Source: an optimization exercise on an open RTL-to-GDS flow (aim: small area and a short achievable clock period). Production flows keep margins and buffers that such runs may drop.
In this exercise RTL edits were held to simulation tests only and were not proved equivalent to the original.
No activity file was given, so power comes from the tool's default toggle rates.

### Cell density map

The die is cut into 21 by 21 equal tiles; black is low, pale yellow is high, 0 to 100% covered.
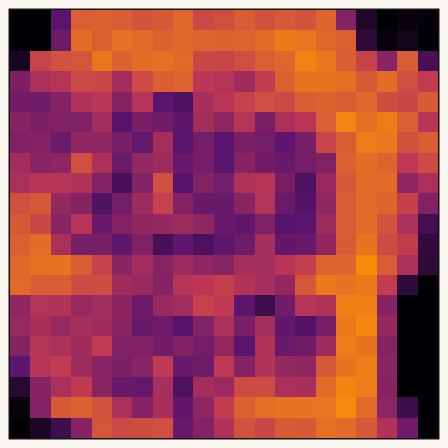
### Final layout

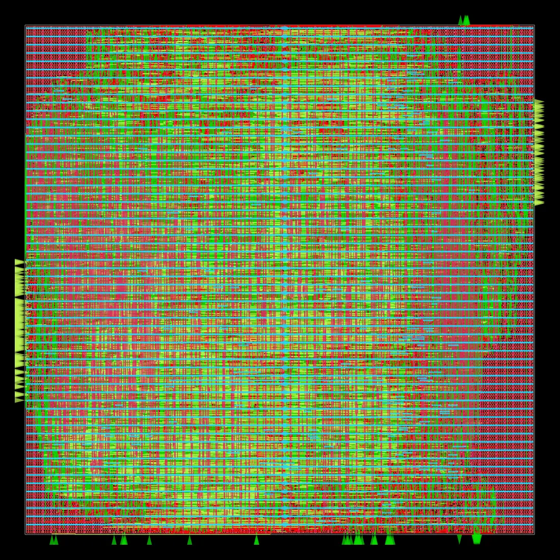
### Floorplan with the power grid

Scale bar: 200 um. Pins as bars on the die edge. Tap cells in grey.
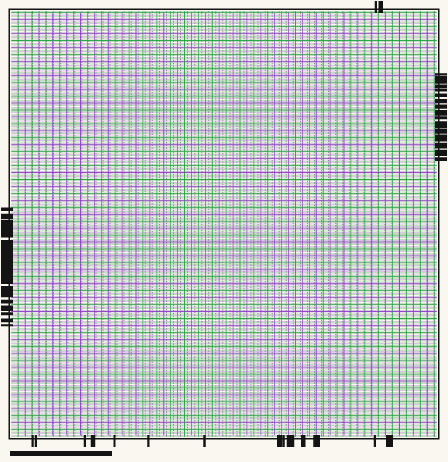
==> design/flow/run.sh <==
#!/bin/bash
# synth_recipe.tcl (not shown) runs the flow's synth.tcl, then flattens the netlist and writes it again
# the make line also repeats each setting of config.mk as NAME=value (left out here)
make -C /OpenROAD-flow-scripts/flow DESIGN_CONFIG=/design/flow/config.mk WORK_HOME=/design/flow/orfs CLKGATE_MAP_FILE= SYNTH_SCRIPT=/design/flow/synth_recipe.tcl finish
==> design/flow/config.mk <==
export PLATFORM = sky130hd
export DESIGN_NAME = DP_floating_multiplier
export DESIGN_NICKNAME = DP_floating_multiplier
export VERILOG_FILES = /design/flow/design.v
export SDC_FILE = /design/flow/constraint.sdc
export NUM_CORES = 8
export LEC_CHECK = 0
export CAP_MARGIN = 20
export CORE_MARGIN = 2
export CORE_UTILIZATION = 40
export PLACE_DENSITY = 0.6
export SLEW_MARGIN = 20
==> design/flow/constraint.sdc <==
create_clock -name core_clock -period 6.0 [get_ports {clk}]
set_input_delay 1.2000 -clock core_clock [delete_from_list [all_inputs] [get_ports {clk}]]
set_output_delay 1.2000 -clock core_clock [all_outputs]
set_load 0.01 [all_outputs]
==> design/flow/design.v <==
module booth_enc(
	input [2:0] code,
	output neg,
	output zero,
	output one,
	output two
);
assign neg  = code[2];
assign zero = (code==3'b000) || (code==3'b111);
assign two  = (code==3'b100) || (code==3'b011);
assign one  = !zero & !two;
endmodule
module gen_prod (
	input [63:0] A,
	input neg,
	input zero,
	input one,
	input two,
	output [127:0] prod
);
reg [127:0] prod_pre;
always @ (*) begin
	prod_pre = 64'd0;
	if (zero)
		prod_pre = 64'd0;
	else if (one)
		prod_pre = { { 64'b0 }, A};
	else if (two)
		prod_pre = { { 63'b0 }, A, 1'b0};
end
assign prod = neg ? ( ~prod_pre+1'b1 ) : prod_pre;
endmodule
module compress4_2 #(width=128) (
  input  [width - 1 : 0]  a,
  input  [width - 1 : 0]  b,
  input  [width - 1 : 0]  c,
  input  [width - 1 : 0]  d,
  input  [width - 1 : 0]  cin,
  output [width - 1 : 0]  sum,
  output [width - 1 : 0]  carry,
  output [width - 1 : 0]  cout
);
    assign sum=a^b^c^d^cin;
    assign carry=((a^b^c^d)&cin) | (~(a^b^c^d)&d);
    assign cout=((a^b)&c) | (~(a^b)&a);
endmodule
module wallace_tree (
    input clk,nrst,
	input [127:0] prod0,prod1,prod2,prod3,prod4,prod5,prod6,prod7,
	              prod8,prod9,prod10,prod11,prod12,prod13,prod14,prod15,
	              prod16,prod17,prod18,prod19,prod20,prod21,prod22,prod23,
	              prod24,prod25,prod26,prod27,prod28,prod29,prod30,prod31,
    output reg[127:0] P
);
wire [127:0] s_lev01;
wire [127:0] c_lev01;
wire [127:0] s_lev02;
wire [127:0] c_lev02;
wire [127:0] s_lev03;
wire [127:0] c_lev03;
wire [127:0] s_lev04;
wire [127:0] c_lev04;
wire [127:0] s_lev05;
wire [127:0] c_lev05;
wire [127:0] s_lev06;
wire [127:0] c_lev06;
wire [127:0] s_lev07;
wire [127:0] c_lev07;
wire [127:0] s_lev08;
wire [127:0] c_lev08;
reg [127:0] s_lev01_lay1;
reg [127:0] c_lev01_lay1;
reg [127:0] s_lev02_lay1;
reg [127:0] c_lev02_lay1;
reg [127:0] s_lev03_lay1;
reg [127:0] c_lev03_lay1;
reg [127:0] s_lev04_lay1;
reg [127:0] c_lev04_lay1;
reg [127:0] s_lev05_lay1;
reg [127:0] c_lev05_lay1;
reg [127:0] s_lev06_lay1;
reg [127:0] c_lev06_lay1;
reg [127:0] s_lev07_lay1;
reg [127:0] c_lev07_lay1;
reg [127:0] s_lev08_lay1;
reg [127:0] c_lev08_lay1;
wire [127:0] s_lev11;
wire [127:0] c_lev11;
wire [127:0] s_lev12;
wire [127:0] c_lev12;
wire [127:0] s_lev13;
wire [127:0] c_lev13;
wire [127:0] s_lev14;
wire [127:0] c_lev14;
reg [127:0] s_lev11_lay2;
reg [127:0] c_lev11_lay2;
reg [127:0] s_lev12_lay2;
reg [127:0] c_lev12_lay2;
reg [127:0] s_lev13_lay2;
reg [127:0] c_lev13_lay2;
reg [127:0] s_lev14_lay2;
reg [127:0] c_lev14_lay2;
wire [127:0] s_lev21;
wire [127:0] c_lev21;
wire [127:0] s_lev22;
wire [127:0] c_lev22;
reg [127:0] s_lev21_lay3;
reg [127:0] c_lev21_lay3;
reg [127:0] s_lev22_lay3;
reg [127:0] c_lev22_lay3;
wire [127:0] s_lev31;
wire [127:0] c_lev31;
reg [127:0] s_lev31_lay4;
reg [127:0] c_lev31_lay4;
wire [127:0] cout_lev01,cout_lev02,cout_lev03,cout_lev04,cout_lev05,cout_lev06,cout_lev07,cout_lev08,
            cout_lev11,cout_lev12,cout_lev13,cout_lev14,cout_lev21,cout_lev22,cout_lev31;
reg cout;
always @ (posedge clk or negedge nrst)
begin
    if (!nrst)
    begin
       s_lev01_lay1<=0;c_lev01_lay1<=0;s_lev02_lay1<=0;c_lev02_lay1<=0;s_lev03_lay1<=0;c_lev03_lay1<=0;s_lev04_lay1<=0;c_lev04_lay1<=0;
       s_lev05_lay1<=0;c_lev05_lay1<=0;s_lev06_lay1<=0;c_lev06_lay1<=0;s_lev07_lay1<=0;c_lev07_lay1<=0;s_lev08_lay1<=0;c_lev08_lay1<=0;
       s_lev11_lay2<=0;c_lev11_lay2<=0;s_lev12_lay2<=0;c_lev12_lay2<=0;s_lev13_lay2<=0;c_lev13_lay2<=0;s_lev14_lay2<=0;c_lev14_lay2<=0;
       s_lev21_lay3<=0;c_lev21_lay3<=0;s_lev22_lay3<=0;c_lev22_lay3<=0;
       s_lev31_lay4<=0;c_lev31_lay4<=0;
       P<=0;cout<=0;
    end                                                                 
    else                                                                
    begin                                                               
        s_lev01_lay1<=s_lev01;c_lev01_lay1<=c_lev01;s_lev02_lay1<=s_lev02;c_lev02_lay1<=c_lev02;s_lev03_lay1<=s_lev03;c_lev03_lay1<=c_lev03;s_lev04_lay1<=s_lev04;c_lev04_lay1<=c_lev04;
        s_lev05_lay1<=s_lev05;c_lev05_lay1<=c_lev05;s_lev06_lay1<=s_lev06;c_lev06_lay1<=c_lev06;s_lev07_lay1<=s_lev07;c_lev07_lay1<=c_lev07;s_lev08_lay1<=s_lev08;c_lev08_lay1<=c_lev08;        
        s_lev11_lay2<=s_lev11;c_lev11_lay2<=c_lev11;s_lev12_lay2<=s_lev12;c_lev12_lay2<=c_lev12;s_lev13_lay2<=s_lev13;c_lev13_lay2<=c_lev13;s_lev14_lay2<=s_lev14;c_lev14_lay2<=c_lev14;   
        s_lev21_lay3<=s_lev21;c_lev21_lay3<=c_lev21;s_lev22_lay3<=s_lev22;c_lev22_lay3<=c_lev22;          
        s_lev31_lay4<=s_lev31;c_lev31_lay4<=c_lev31;       
        {cout,P}<=s_lev31_lay4+((c_lev31_lay4)<<1);                                        
    end                                                                 
end                                                                     
compress4_2 #(128) compress4_2_lev01(                                   
	.a( prod0      ),                                                   
	.b( prod1 << 2 ),                                                   
	.c( prod2 << 4 ),                                                   
	.d(	prod3 << 6 ),                                                   
	.cin({cout_lev01[126:0],1'b0}),                                     
	.sum  ( s_lev01      ),                                             
	.cout (cout_lev01	 ),
	.carry( c_lev01      )                                              
);                                                                      
compress4_2 #(128) compress4_2_lev02(                                   
	.a( prod4 << 8  ),                                                  
	.b( prod5 << 10 ),                                                  
	.c( prod6 << 12 ),                                                  
	.d(	prod7 << 14 ),                                                  
	.cin({cout_lev02[126:0],1'b0}),
	.sum	( s_lev02      ),                                           
	.cout (cout_lev02	 ),                                             
	.carry	( c_lev02      )                                            
);                                                                      
compress4_2 #(128) compress4_2_lev03(                                   
	.a( prod8 <<  16  ),                                                
	.b( prod9 <<  18  ),
	.c( prod10 << 20  ),
	.d(	prod11 << 22  ),
	.cin({cout_lev03[126:0],1'b0}),
	.sum  ( s_lev03      ),
	.cout (cout_lev03	 ),
	.carry( c_lev03      )
);
compress4_2 #(128) compress4_2_lev04(
	.a( prod12 << 24   ),
	.b( prod13 << 26   ),
	.c( prod14 << 28   ),
	.d(	prod15 << 30   ),
	.cin({cout_lev04[126:0],1'b0}),
	.sum  ( s_lev04      ),
	.cout (cout_lev04	 ),
	.carry( c_lev04      )
);
compress4_2 #(128) compress4_2_lev05(
	.a( prod16<<32      ),
	.b( prod17 << 34 ),
	.c( prod18 << 36 ),
	.d(	prod19 << 38 ),
	.cin({cout_lev05[126:0],1'b0}),
	.sum  ( s_lev05      ),
	.cout (cout_lev05	 ),
	.carry( c_lev05      )
);
compress4_2 #(128) compress4_2_lev06(
	.a( prod20<<40      ),
	.b( prod21 << 42 ),
	.c( prod22 << 44 ),
	.d(	prod23 << 46 ),
	.cin({cout_lev06[126:0],1'b0}),
	.sum  ( s_lev06      ),
	.cout (cout_lev06	 ),
	.carry( c_lev06      )
);
compress4_2 #(128) compress4_2_lev07(
	.a( prod24<<48      ),
	.b( prod25 << 50 ),
	.c( prod26 << 52 ),
	.d(	prod27 << 54 ),
	.cin({cout_lev07[126:0],1'b0}),
	.sum  ( s_lev07      ),
	.cout (cout_lev07	 ),
	.carry( c_lev07      )
);
compress4_2 #(128) compress4_2_lev08(
	.a( prod28<<56      ),
	.b( prod29 << 58 ),
	.c( prod30 << 60 ),
	.d(	prod31 << 62 ),
	.cin({cout_lev08[126:0],1'b0}),
	.sum  ( s_lev08      ),
	.cout (cout_lev08	 ),
	.carry( c_lev08      )
);
compress4_2 #(128) compress4_2_lev11(
	.a( s_lev01_lay1       ),
	.b( c_lev01_lay1 <<1	  ),
	.c( s_lev02_lay1 	  ),
	.d(	c_lev02_lay1 <<1	  ),
	.cin({cout_lev11[126:0],1'b0}),
	.sum  ( s_lev11      ),
	.cout (cout_lev11	 ),
	.carry( c_lev11      )
);
compress4_2 #(128) compress4_2_lev12(
	.a( s_lev03_lay1       ),
	.b( c_lev03_lay1 <<1	  ),
	.c( s_lev04_lay1 	  ),
	.d(	c_lev04_lay1 <<1	  ),
	.cin({cout_lev12[126:0],1'b0}),
	.sum  ( s_lev12      ),
	.cout (cout_lev12	 ),
	.carry( c_lev12      )
);
compress4_2 #(128) compress4_2_lev13(
	.a( s_lev05_lay1       ),
	.b( c_lev05_lay1 <<1	  ),
	.c( s_lev06_lay1 	  ),
	.d(	c_lev06_lay1 <<1	  ),
	.cin({cout_lev13[126:0],1'b0}),
	.sum  ( s_lev13      ),
	.cout (cout_lev13	 ),
	.carry( c_lev13      )
);
compress4_2 #(128) compress4_2_lev14(
	.a( s_lev07_lay1       ),
	.b( c_lev07_lay1 <<1	  ),
	.c( s_lev08_lay1 	  ),
	.d(	c_lev08_lay1 <<1	  ),
	.cin({cout_lev14[126:0],1'b0}),
	.sum  ( s_lev14      ),
	.cout (cout_lev14	 ),
	.carry( c_lev14      )
);
compress4_2 #(128) compress4_2_lev21(
	.a( s_lev11_lay2       ),
	.b( c_lev11_lay2 <<1	  ),
	.c( s_lev12_lay2 	  ),
	.d(	c_lev12_lay2 <<1	  ),
	.cin({cout_lev21[126:0],1'b0}),
	.sum  ( s_lev21      ),
	.cout (cout_lev21	 ),
	.carry( c_lev21      )
);
compress4_2 #(128) compress4_2_lev22(
	.a( s_lev13_lay2       ),
	.b( c_lev13_lay2 <<1	  ),
	.c( s_lev14_lay2 	  ),
	.d(	c_lev14_lay2 <<1	  ),
	.cin({cout_lev22[126:0],1'b0}),
	.sum  ( s_lev22      ),
	.cout (cout_lev22	 ),
	.carry( c_lev22      )
);
compress4_2 #(128) compress4_2_lev31(
	.a( s_lev21_lay3       ),
	.b( c_lev21_lay3 <<1	  ),
	.c( s_lev22_lay3 	  ),
	.d(	c_lev22_lay3 <<1	  ),
	.cin({cout_lev31[126:0],1'b0}),
	.sum  ( s_lev31      ),
	.cout (cout_lev31	 ),
	.carry( c_lev31      )
);
endmodule
module booth_top(
    input clk,nrst,
	input [63:0] A,
	input [63:0] B,
	output [127:0] P
);
wire [31:0] neg;
wire [31:0] zero;
wire [31:0] one;
wire [31:0] two;
reg [63:0] a,b;
wire [127:0] prod [31:0];
reg [127:0] prod_lay1 [31:0];
integer i;
always @ (posedge clk or negedge nrst)
begin
    if (!nrst)
    begin
        a<=0; b<=0;
        for(i=0;i<32;i=i+1) 
        begin
            prod_lay1[i]<=0;
        end
    end
    else
    begin
        a<=A;
        b<=B;
        for(i=0;i<32;i=i+1) 
        begin
            prod_lay1[i]<=prod[i];
        end
    end
end
genvar i1;
generate 
	for(i1=0; i1<32; i1=i1+1)begin
		if(i1==0)
			booth_enc u_booth_enc(
				.code ({b[1:0],1'b0}),
				.neg  (neg[i1]    ),
				.zero (zero[i1]   ),
				.one  (one[i1]	 ),
				.two  (two[i1]	 )
			);
		else
			booth_enc u_booth_enc(
				.code (b[i1*2+1:i1*2-1]),
				.neg  (neg[i1]    ),
				.zero (zero[i1]   ),
				.one  (one[i1]	 ),
				.two  (two[i1]	 )
			);
	end
endgenerate
generate
	for(i1=0; i1<32; i1=i1+1)begin
		gen_prod u_gen_prod (
			.A    ( a       ),
			.neg  ( neg[i1]  ),
			.zero ( zero[i1] ),
			.one  ( one[i1]  ),
			.two  ( two[i1]  ),
			.prod ( prod[i1] )
		);
	end
endgenerate
wallace_tree u_watree(
    .clk(clk),.nrst(nrst),
    .prod0(prod_lay1[0]),.prod1(prod_lay1[1]),.prod2(prod_lay1[2]),
    .prod3(prod_lay1[3]),.prod4(prod_lay1[4]),.prod5(prod_lay1[5]),
    .prod6(prod_lay1[6]),.prod7(prod_lay1[7]),.prod8(prod_lay1[8]),
    .prod9(prod_lay1[9]),.prod10(prod_lay1[10]),.prod11(prod_lay1[11]),
    .prod12(prod_lay1[12]),.prod13(prod_lay1[13]),.prod14(prod_lay1[14]),.prod15(prod_lay1[15]),
    .prod16(prod_lay1[16]),.prod17(prod_lay1[17]),.prod18(prod_lay1[18]),
    .prod19(prod_lay1[19]),.prod20(prod_lay1[20]),.prod21(prod_lay1[21]),
    .prod22(prod_lay1[22]),.prod23(prod_lay1[23]),.prod24(prod_lay1[24]),
    .prod25(prod_lay1[25]),.prod26(prod_lay1[26]),.prod27(prod_lay1[27]),
    .prod28(prod_lay1[28]),.prod29(prod_lay1[29]),.prod30(prod_lay1[30]),.prod31(prod_lay1[31]),
    .P(P)
);
endmodule
`timescale 1ns / 1ps
module round#(parameter width=128)
(
    input [width-1:0]a,
    output [(width>>1)-1:0]b
    );
    assign b=((a[(width>>1)-1:0])<(1<<((width>>1)-1)))?a[width-1:(width>>1)]:
             ((a[(width>>1)-1:0])>(1<<((width>>1)-1)))?a[width-1:(width>>1)]+1:
             (a[(width>>1)])?(a[width-1:(width>>1)]+1):a[width-1:(width>>1)];
endmodule
`timescale 1ns / 1ps
module man_cre(
    input clk,nrst,
    input [51:0] a,b,
    output  [51:0] pro,
    output reg manover
    );
    reg [51:0] reg_a,reg_b;
    wire [127:0]p1;
    reg [105:0] p2;
    reg [103:0] p3;
    wire [51:0]rou;
    wire [52:0] rou1;
    always @ (posedge clk or negedge nrst)
    begin
        if (!nrst)
        begin
            reg_a<=0;reg_b<=0;
            p2<=0;p3<=0;
            manover<=0;
        end
        else
        begin
            reg_a<=a; reg_b<=b;
            p2<=p1[105]?{p1[104:0],1'b0}:{p1[103:0],2'b0};
            p3<={rou1,51'b0};
            manover<=p1[105]?1:0;
        end
    end
    booth_top boo1(
    .clk(clk),
    .nrst(nrst),
    .A({11'b0,1'b1,reg_a[51:0]}),
    .B({11'b0,1'b1,reg_b[51:0]}),
    .P(p1)
    );
    round #(.width(106))r1
    (
    .a(p2),
    .b(rou1)
    );
    round #(.width(104))r2
    (
    .a(p3),
    .b(rou)
    );
assign pro=rou;
endmodule
`timescale 1ns / 1ps
module DP_floating_multiplier(
    input clk,nrst,
    input [63:0] a,b,
    output reg[63:0] pro
    );
    reg [63:0] reg_a,reg_b;
    wire symbol;
    reg [10:0] order;
    reg [1:0] flag;  
    wire [51:0] man;
    wire manover;
    reg [9:0] dly_sym, dly_zero;
    reg [10:0] dly_ea [0:9];
    reg [10:0] dly_eb [0:9];
    reg manover_d;
    wire [10:0] ea, eb;
    integer k;
    always @ (posedge clk or negedge nrst)
    begin
        if (!nrst)
        begin
            reg_a<=0; reg_b<=0;
            pro<=0;
            dly_sym<=0; dly_zero<=0; manover_d<=0;
            for(k=0;k<10;k=k+1)
            begin
                dly_ea[k]<=0; dly_eb[k]<=0;
            end
        end
        else
        begin
            reg_a<=a; reg_b<=b;
            dly_sym<={dly_sym[8:0],reg_a[63]^reg_b[63]};
            dly_zero<={dly_zero[8:0],(reg_a==0||reg_b==0)};
            dly_ea[0]<=reg_a[62:52]; dly_eb[0]<=reg_b[62:52];
            for(k=1;k<10;k=k+1)
            begin
                dly_ea[k]<=dly_ea[k-1]; dly_eb[k]<=dly_eb[k-1];
            end
            manover_d<=manover;
            if(dly_zero[9]) pro<=0;
            else if (flag==2) pro<=64'h7FF0000000000000;
            else pro<={symbol,order,man};
        end
    end
    assign symbol=dly_sym[9];
    assign ea=dly_ea[9];
    assign eb=dly_eb[9];
    man_cre u_man_cre(.clk(clk),.nrst(nrst),.a(reg_a[51:0]),.b(reg_b[51:0]),.pro(man),.manover(manover));
    always @*
    begin
        flag=(ea+eb-11'd1023>=11'd2047)?2:(ea+eb+1<11'd1023)?0:
              ((ea+eb+2>11'd1023)&&(ea+eb<11'd1023)&&manover_d)?1:1;
        case (flag)
             0: order=0;
             1: order=ea+eb-11'd1023+manover_d;
             2: order=11'd2047;
             default: order=0;
        endcase
    end
endmodule
==> results.cfg <==
[power_and_ir_drop]
ir_worst_vdd_mv = 0.478
swShare_pct = 46.2
p_leak_nw = 131
p_switching_w = 0.0805
powerDensity_nw_per_um2 = 547
clkPwrFrac_pct = 22.2
pwr-share-comb_pct = 45.3

[logic_synthesis]
synthFlopType = dfrtp_1
synthCells = 28900
ys_seq_area_share_pct = 47.4
synth.ff_latch_count = 5260
ys_types = 102
async_flop_share_pct = 100
yosys_warnings = 9
syn-mean-instance-area_um2 = 9.63
syn_area_um2 = 278000
synth_edf_count = 0

[global_route]
grt_pass1_vias = 216000
grt_max_degree = 199
grt.total_usage_pct = 39.3
grt_pass1_wl_mm = 1890
overflow = 0

[placement]
placed_cell_area_um2 = 296000
dpl.hpwl_mm = 1090
place_congestion = 1.04

[floorplanning]
initial_core_util_pct = 40.1
io_pins = 194
die_h_um = 838
fp.dieW_um = 838
rows = 306

[finish]
drive_above_1_share_pct = 9.34
fin_nets = 29600
synthToLayoutAreaGrowth_pct = 14.6
final_common_cell = dfrtp_1
mostFrequentLayoutCells = dfrtp_1 (5179), nand2_1 (4007), xnor2_1 (3109), a21oi_1 (2222), nor2_1 (2001)
nFillCells = 64600
final_area_um2 = 319000

[sta]
max_freq_mhz = 177
period_share_pct = 93.9
fin_setup_tns_ns = 0
hold_violations = 0
maxSlewHeadroom_pct = 5.41
worstMarginPinSlew_ns = 1.42
maxSlewViolCount = 0
min_period_ns = 5.64
fin_worst_skew_ns = 0.100
setup_viol = 0

[setup_path]
crit_start = u_man_cre.boo1.b[43]
crit_arrival_ns = 6.64
crit_required_ns = 7.00
crit_top_cell = buf_4
start_kind = flop
end_kind = flop
critPathMaxStageDelay_ns = 0.79
crit_buf_inv = 4
crit_path_top_delay_cell = nor4_2
path_delay_family = simple AND/OR/NAND/NOR gates
r2r_start = u_man_cre.boo1.b[43]

[min_path]
hold_start = dly_eb[8][6]
hp-class = reg -> reg

[drt]
drc = 0
final_antenna_net_count = 0
vias = 238000
drtPass1Iterations = 13
drtIter0Drc = 35500
wire_per_inst_um = 36.2

[clocking]
h-tree-depth = 6
clockBufferDepth = 4
cts_hold_buffers = 1
clk_latency_ns = 1.19
clkTransAtPathRegs_ns = 0.07
cts_setup_buffers = 0
clock-sinks = 5260
cts_tree = done
root_buffer = clkbuf_16
cts_buffers = 594

[outcome]
status = no timing/DRC/antenna violations

[flow_run]
cap_violations = 0
## Picture notes: 'Cell density map'
- mean over tiles: 44%
- fullest tile: 75%
- nearly empty tiles: 5.2%

## Picture notes: 'Final layout'
die area: 702000 um^2
fin cells: 39400
DRT Wirelength: 1420 mm

## Picture notes: 'Floorplan with the power grid'
- green: VSS
- purple: VDD
- met4 straps: 61
- met5 straps: 61
- met1 rails: 307

synth_stat cells (476+ instances only):
library cell	instances	share of area (%)
dfrtp_1	5260	47
ha_1	476	2.1
clkbuf_1	1433	1.9
nand2_1	4024	5.4
inv_1	535	0.72
maj3_1	1013	3.6
o21ai_0	1490	2.7
xor2_1	1705	5.4
nor2_1	2056	2.8
nand3_1	507	0.91
a21oi_1	2255	4.1
xnor2_1	3172	10
worst register-to-register path: cells and delay by family, from the launching register on:
| family | cells | cell delay, ns |
|---|---|---|
| and+or+nand+nor | 9 | 3.31 |
| DFF | 1 | 0.56 |
| AOI/OAI and AO/OA | 2 | 0.30 |
| buffers and inverters | 4 | 1.11 |
| adders and majority gates | 1 | 0.21 |
layer usage:
| metal | GRT usage (%) | share of wire [%] |
|---|---|---|
| met5 | 0.0542 | 0.16 |
| met4 | 25.1 | 7.6 |
| met3 | 17.0 | 14 |
| met2 | 51.6 | 38 |
| met1 | 52.3 | 40 |
cell families (layout without fill, tap and decap cells):
group	count (synthesis)	count (layout)	share of synthesized area (%)
muxes	302	302	1.15
DFF	5260	5260	47.4
and+or+nand+nor	7904	7904	12.2
buffers and inverters	2392	2942	3.25
xor gates and xnor gates	4877	4877	15.4
AOI/OAI and AO/OA	6629	6629	14.8
adders and majority gates	1500	1500	5.87
other	1	711	0.00135
final timing paths:
path,to,slack (ns),cells past startpoint
hold reg to reg,dly_eb[9][6],0.33,0
max in group asynchronous,u_man_cre.boo1.u_watree.P[95],3.22,5
hold / removal,dly_eb[9][6],0.33,0
setup reg to reg,u_man_cre.boo1.prod_lay1[21][54],0.36,16
min in group asynchronous,u_man_cre.boo1.prod_lay1[23][10],0.67,2
setup / recovery,u_man_cre.boo1.prod_lay1[21][54],0.36,16
power by group through the flow:
stage	logic [W]	registers [W]	clock network, W
3_3_place_gp	0.0733	0.0563	0
6_report	0.0789	0.0565	0.0387
3_5_place_dp	0.0740	0.0566	0
2_1_floorplan	0.0395	0.0511	0
5_1_grt	0.0813	0.0569	0.0406
4_1_cts	0.0744	0.0560	0.0391
area by class of cell:
cell class | instances | area, um^2 | area share, %
Multi-Input combinational cell | 21200 | 139000 | 43.6
Sequential cell | 5260 | 132000 | 41.4
Clock buffer | 825 | 17000 | 5.32
Timing Repair Buffer | 1310 | 11600 | 3.64
Tap cell | 9240 | 11600 | 3.63
Clock inverter | 252 | 3790 | 1.19
Inverter | 555 | 2090 | 0.656
Antenna cell | 710 | 1780 | 0.558
per-stage QoR:
stage	power (W)	hold slack, ns	setup slack, ns	utilization (%)	cells
finish	0.174	0.331	0.363	46.0	39400
global route	0.179	0.329	0.0974	45.8	39000
CTS	0.170	0.319	0.489	45.7	38700
detailed placement	0.131	0.335	0.536	42.7	37600
global placement	0.130	0.331	0.474	42.6	37600
floorplan	0.0906	0.331	0.438	-	28900
registers in the layout, indices dropped and copies added (netlist names), 78 cells and up:
name / count
dly_ea: 110
dly_eb: 110
u_man_cre.boo1.prod_lay1: 2075
u_man_cre.boo1.u_watree.P: 106
u_man_cre.boo1.u_watree.c_lev01_lay1: 97
u_man_cre.boo1.u_watree.c_lev02_lay1: 89
u_man_cre.boo1.u_watree.c_lev03_lay1: 86
u_man_cre.boo1.u_watree.c_lev04_lay1: 78
u_man_cre.boo1.u_watree.c_lev11_lay2: 100
u_man_cre.boo1.u_watree.c_lev12_lay2: 84
u_man_cre.boo1.u_watree.c_lev21_lay3: 98
u_man_cre.boo1.u_watree.c_lev31_lay4: 96
u_man_cre.boo1.u_watree.s_lev01_lay1: 101
u_man_cre.boo1.u_watree.s_lev02_lay1: 93
u_man_cre.boo1.u_watree.s_lev03_lay1: 90
u_man_cre.boo1.u_watree.s_lev04_lay1: 82
u_man_cre.boo1.u_watree.s_lev11_lay2: 106
u_man_cre.boo1.u_watree.s_lev12_lay2: 90
u_man_cre.boo1.u_watree.s_lev21_lay3: 106
u_man_cre.boo1.u_watree.s_lev31_lay4: 106
u_man_cre.p2: 105

==> port drivers added, routing unchanged <==
In the flow no input, the clock included, has a driving cell. The finished layout below was timed again as built, in two steps.
Step 1 (the two cells are an assumption about what drives the block):
set clk [get_ports {clk}]
set_driving_cell -lib_cell sky130_fd_sc_hd__clkbuf_16 $clk
set_driving_cell -lib_cell sky130_fd_sc_hd__buf_2 [delete_from_list [all_inputs] $clk]
Step 2 also shifts input and output timing later by t, the mid clock arrival at the registers, as if the neighbouring blocks saw the same clock.
Slacks: no drivers / after step 1 / after step 2; pairs: no drivers / after step 1.
t, ns: 1.276
setup slack, ns: 0.363 / 0.363 / 0.363
worst register clock-pin slew, ns: 0.08 / 0.08
After both steps setup and hold are still met in this run. The setup slack of this run moves by 0.000 ns with the drivers and by 0.000 ns with both steps.
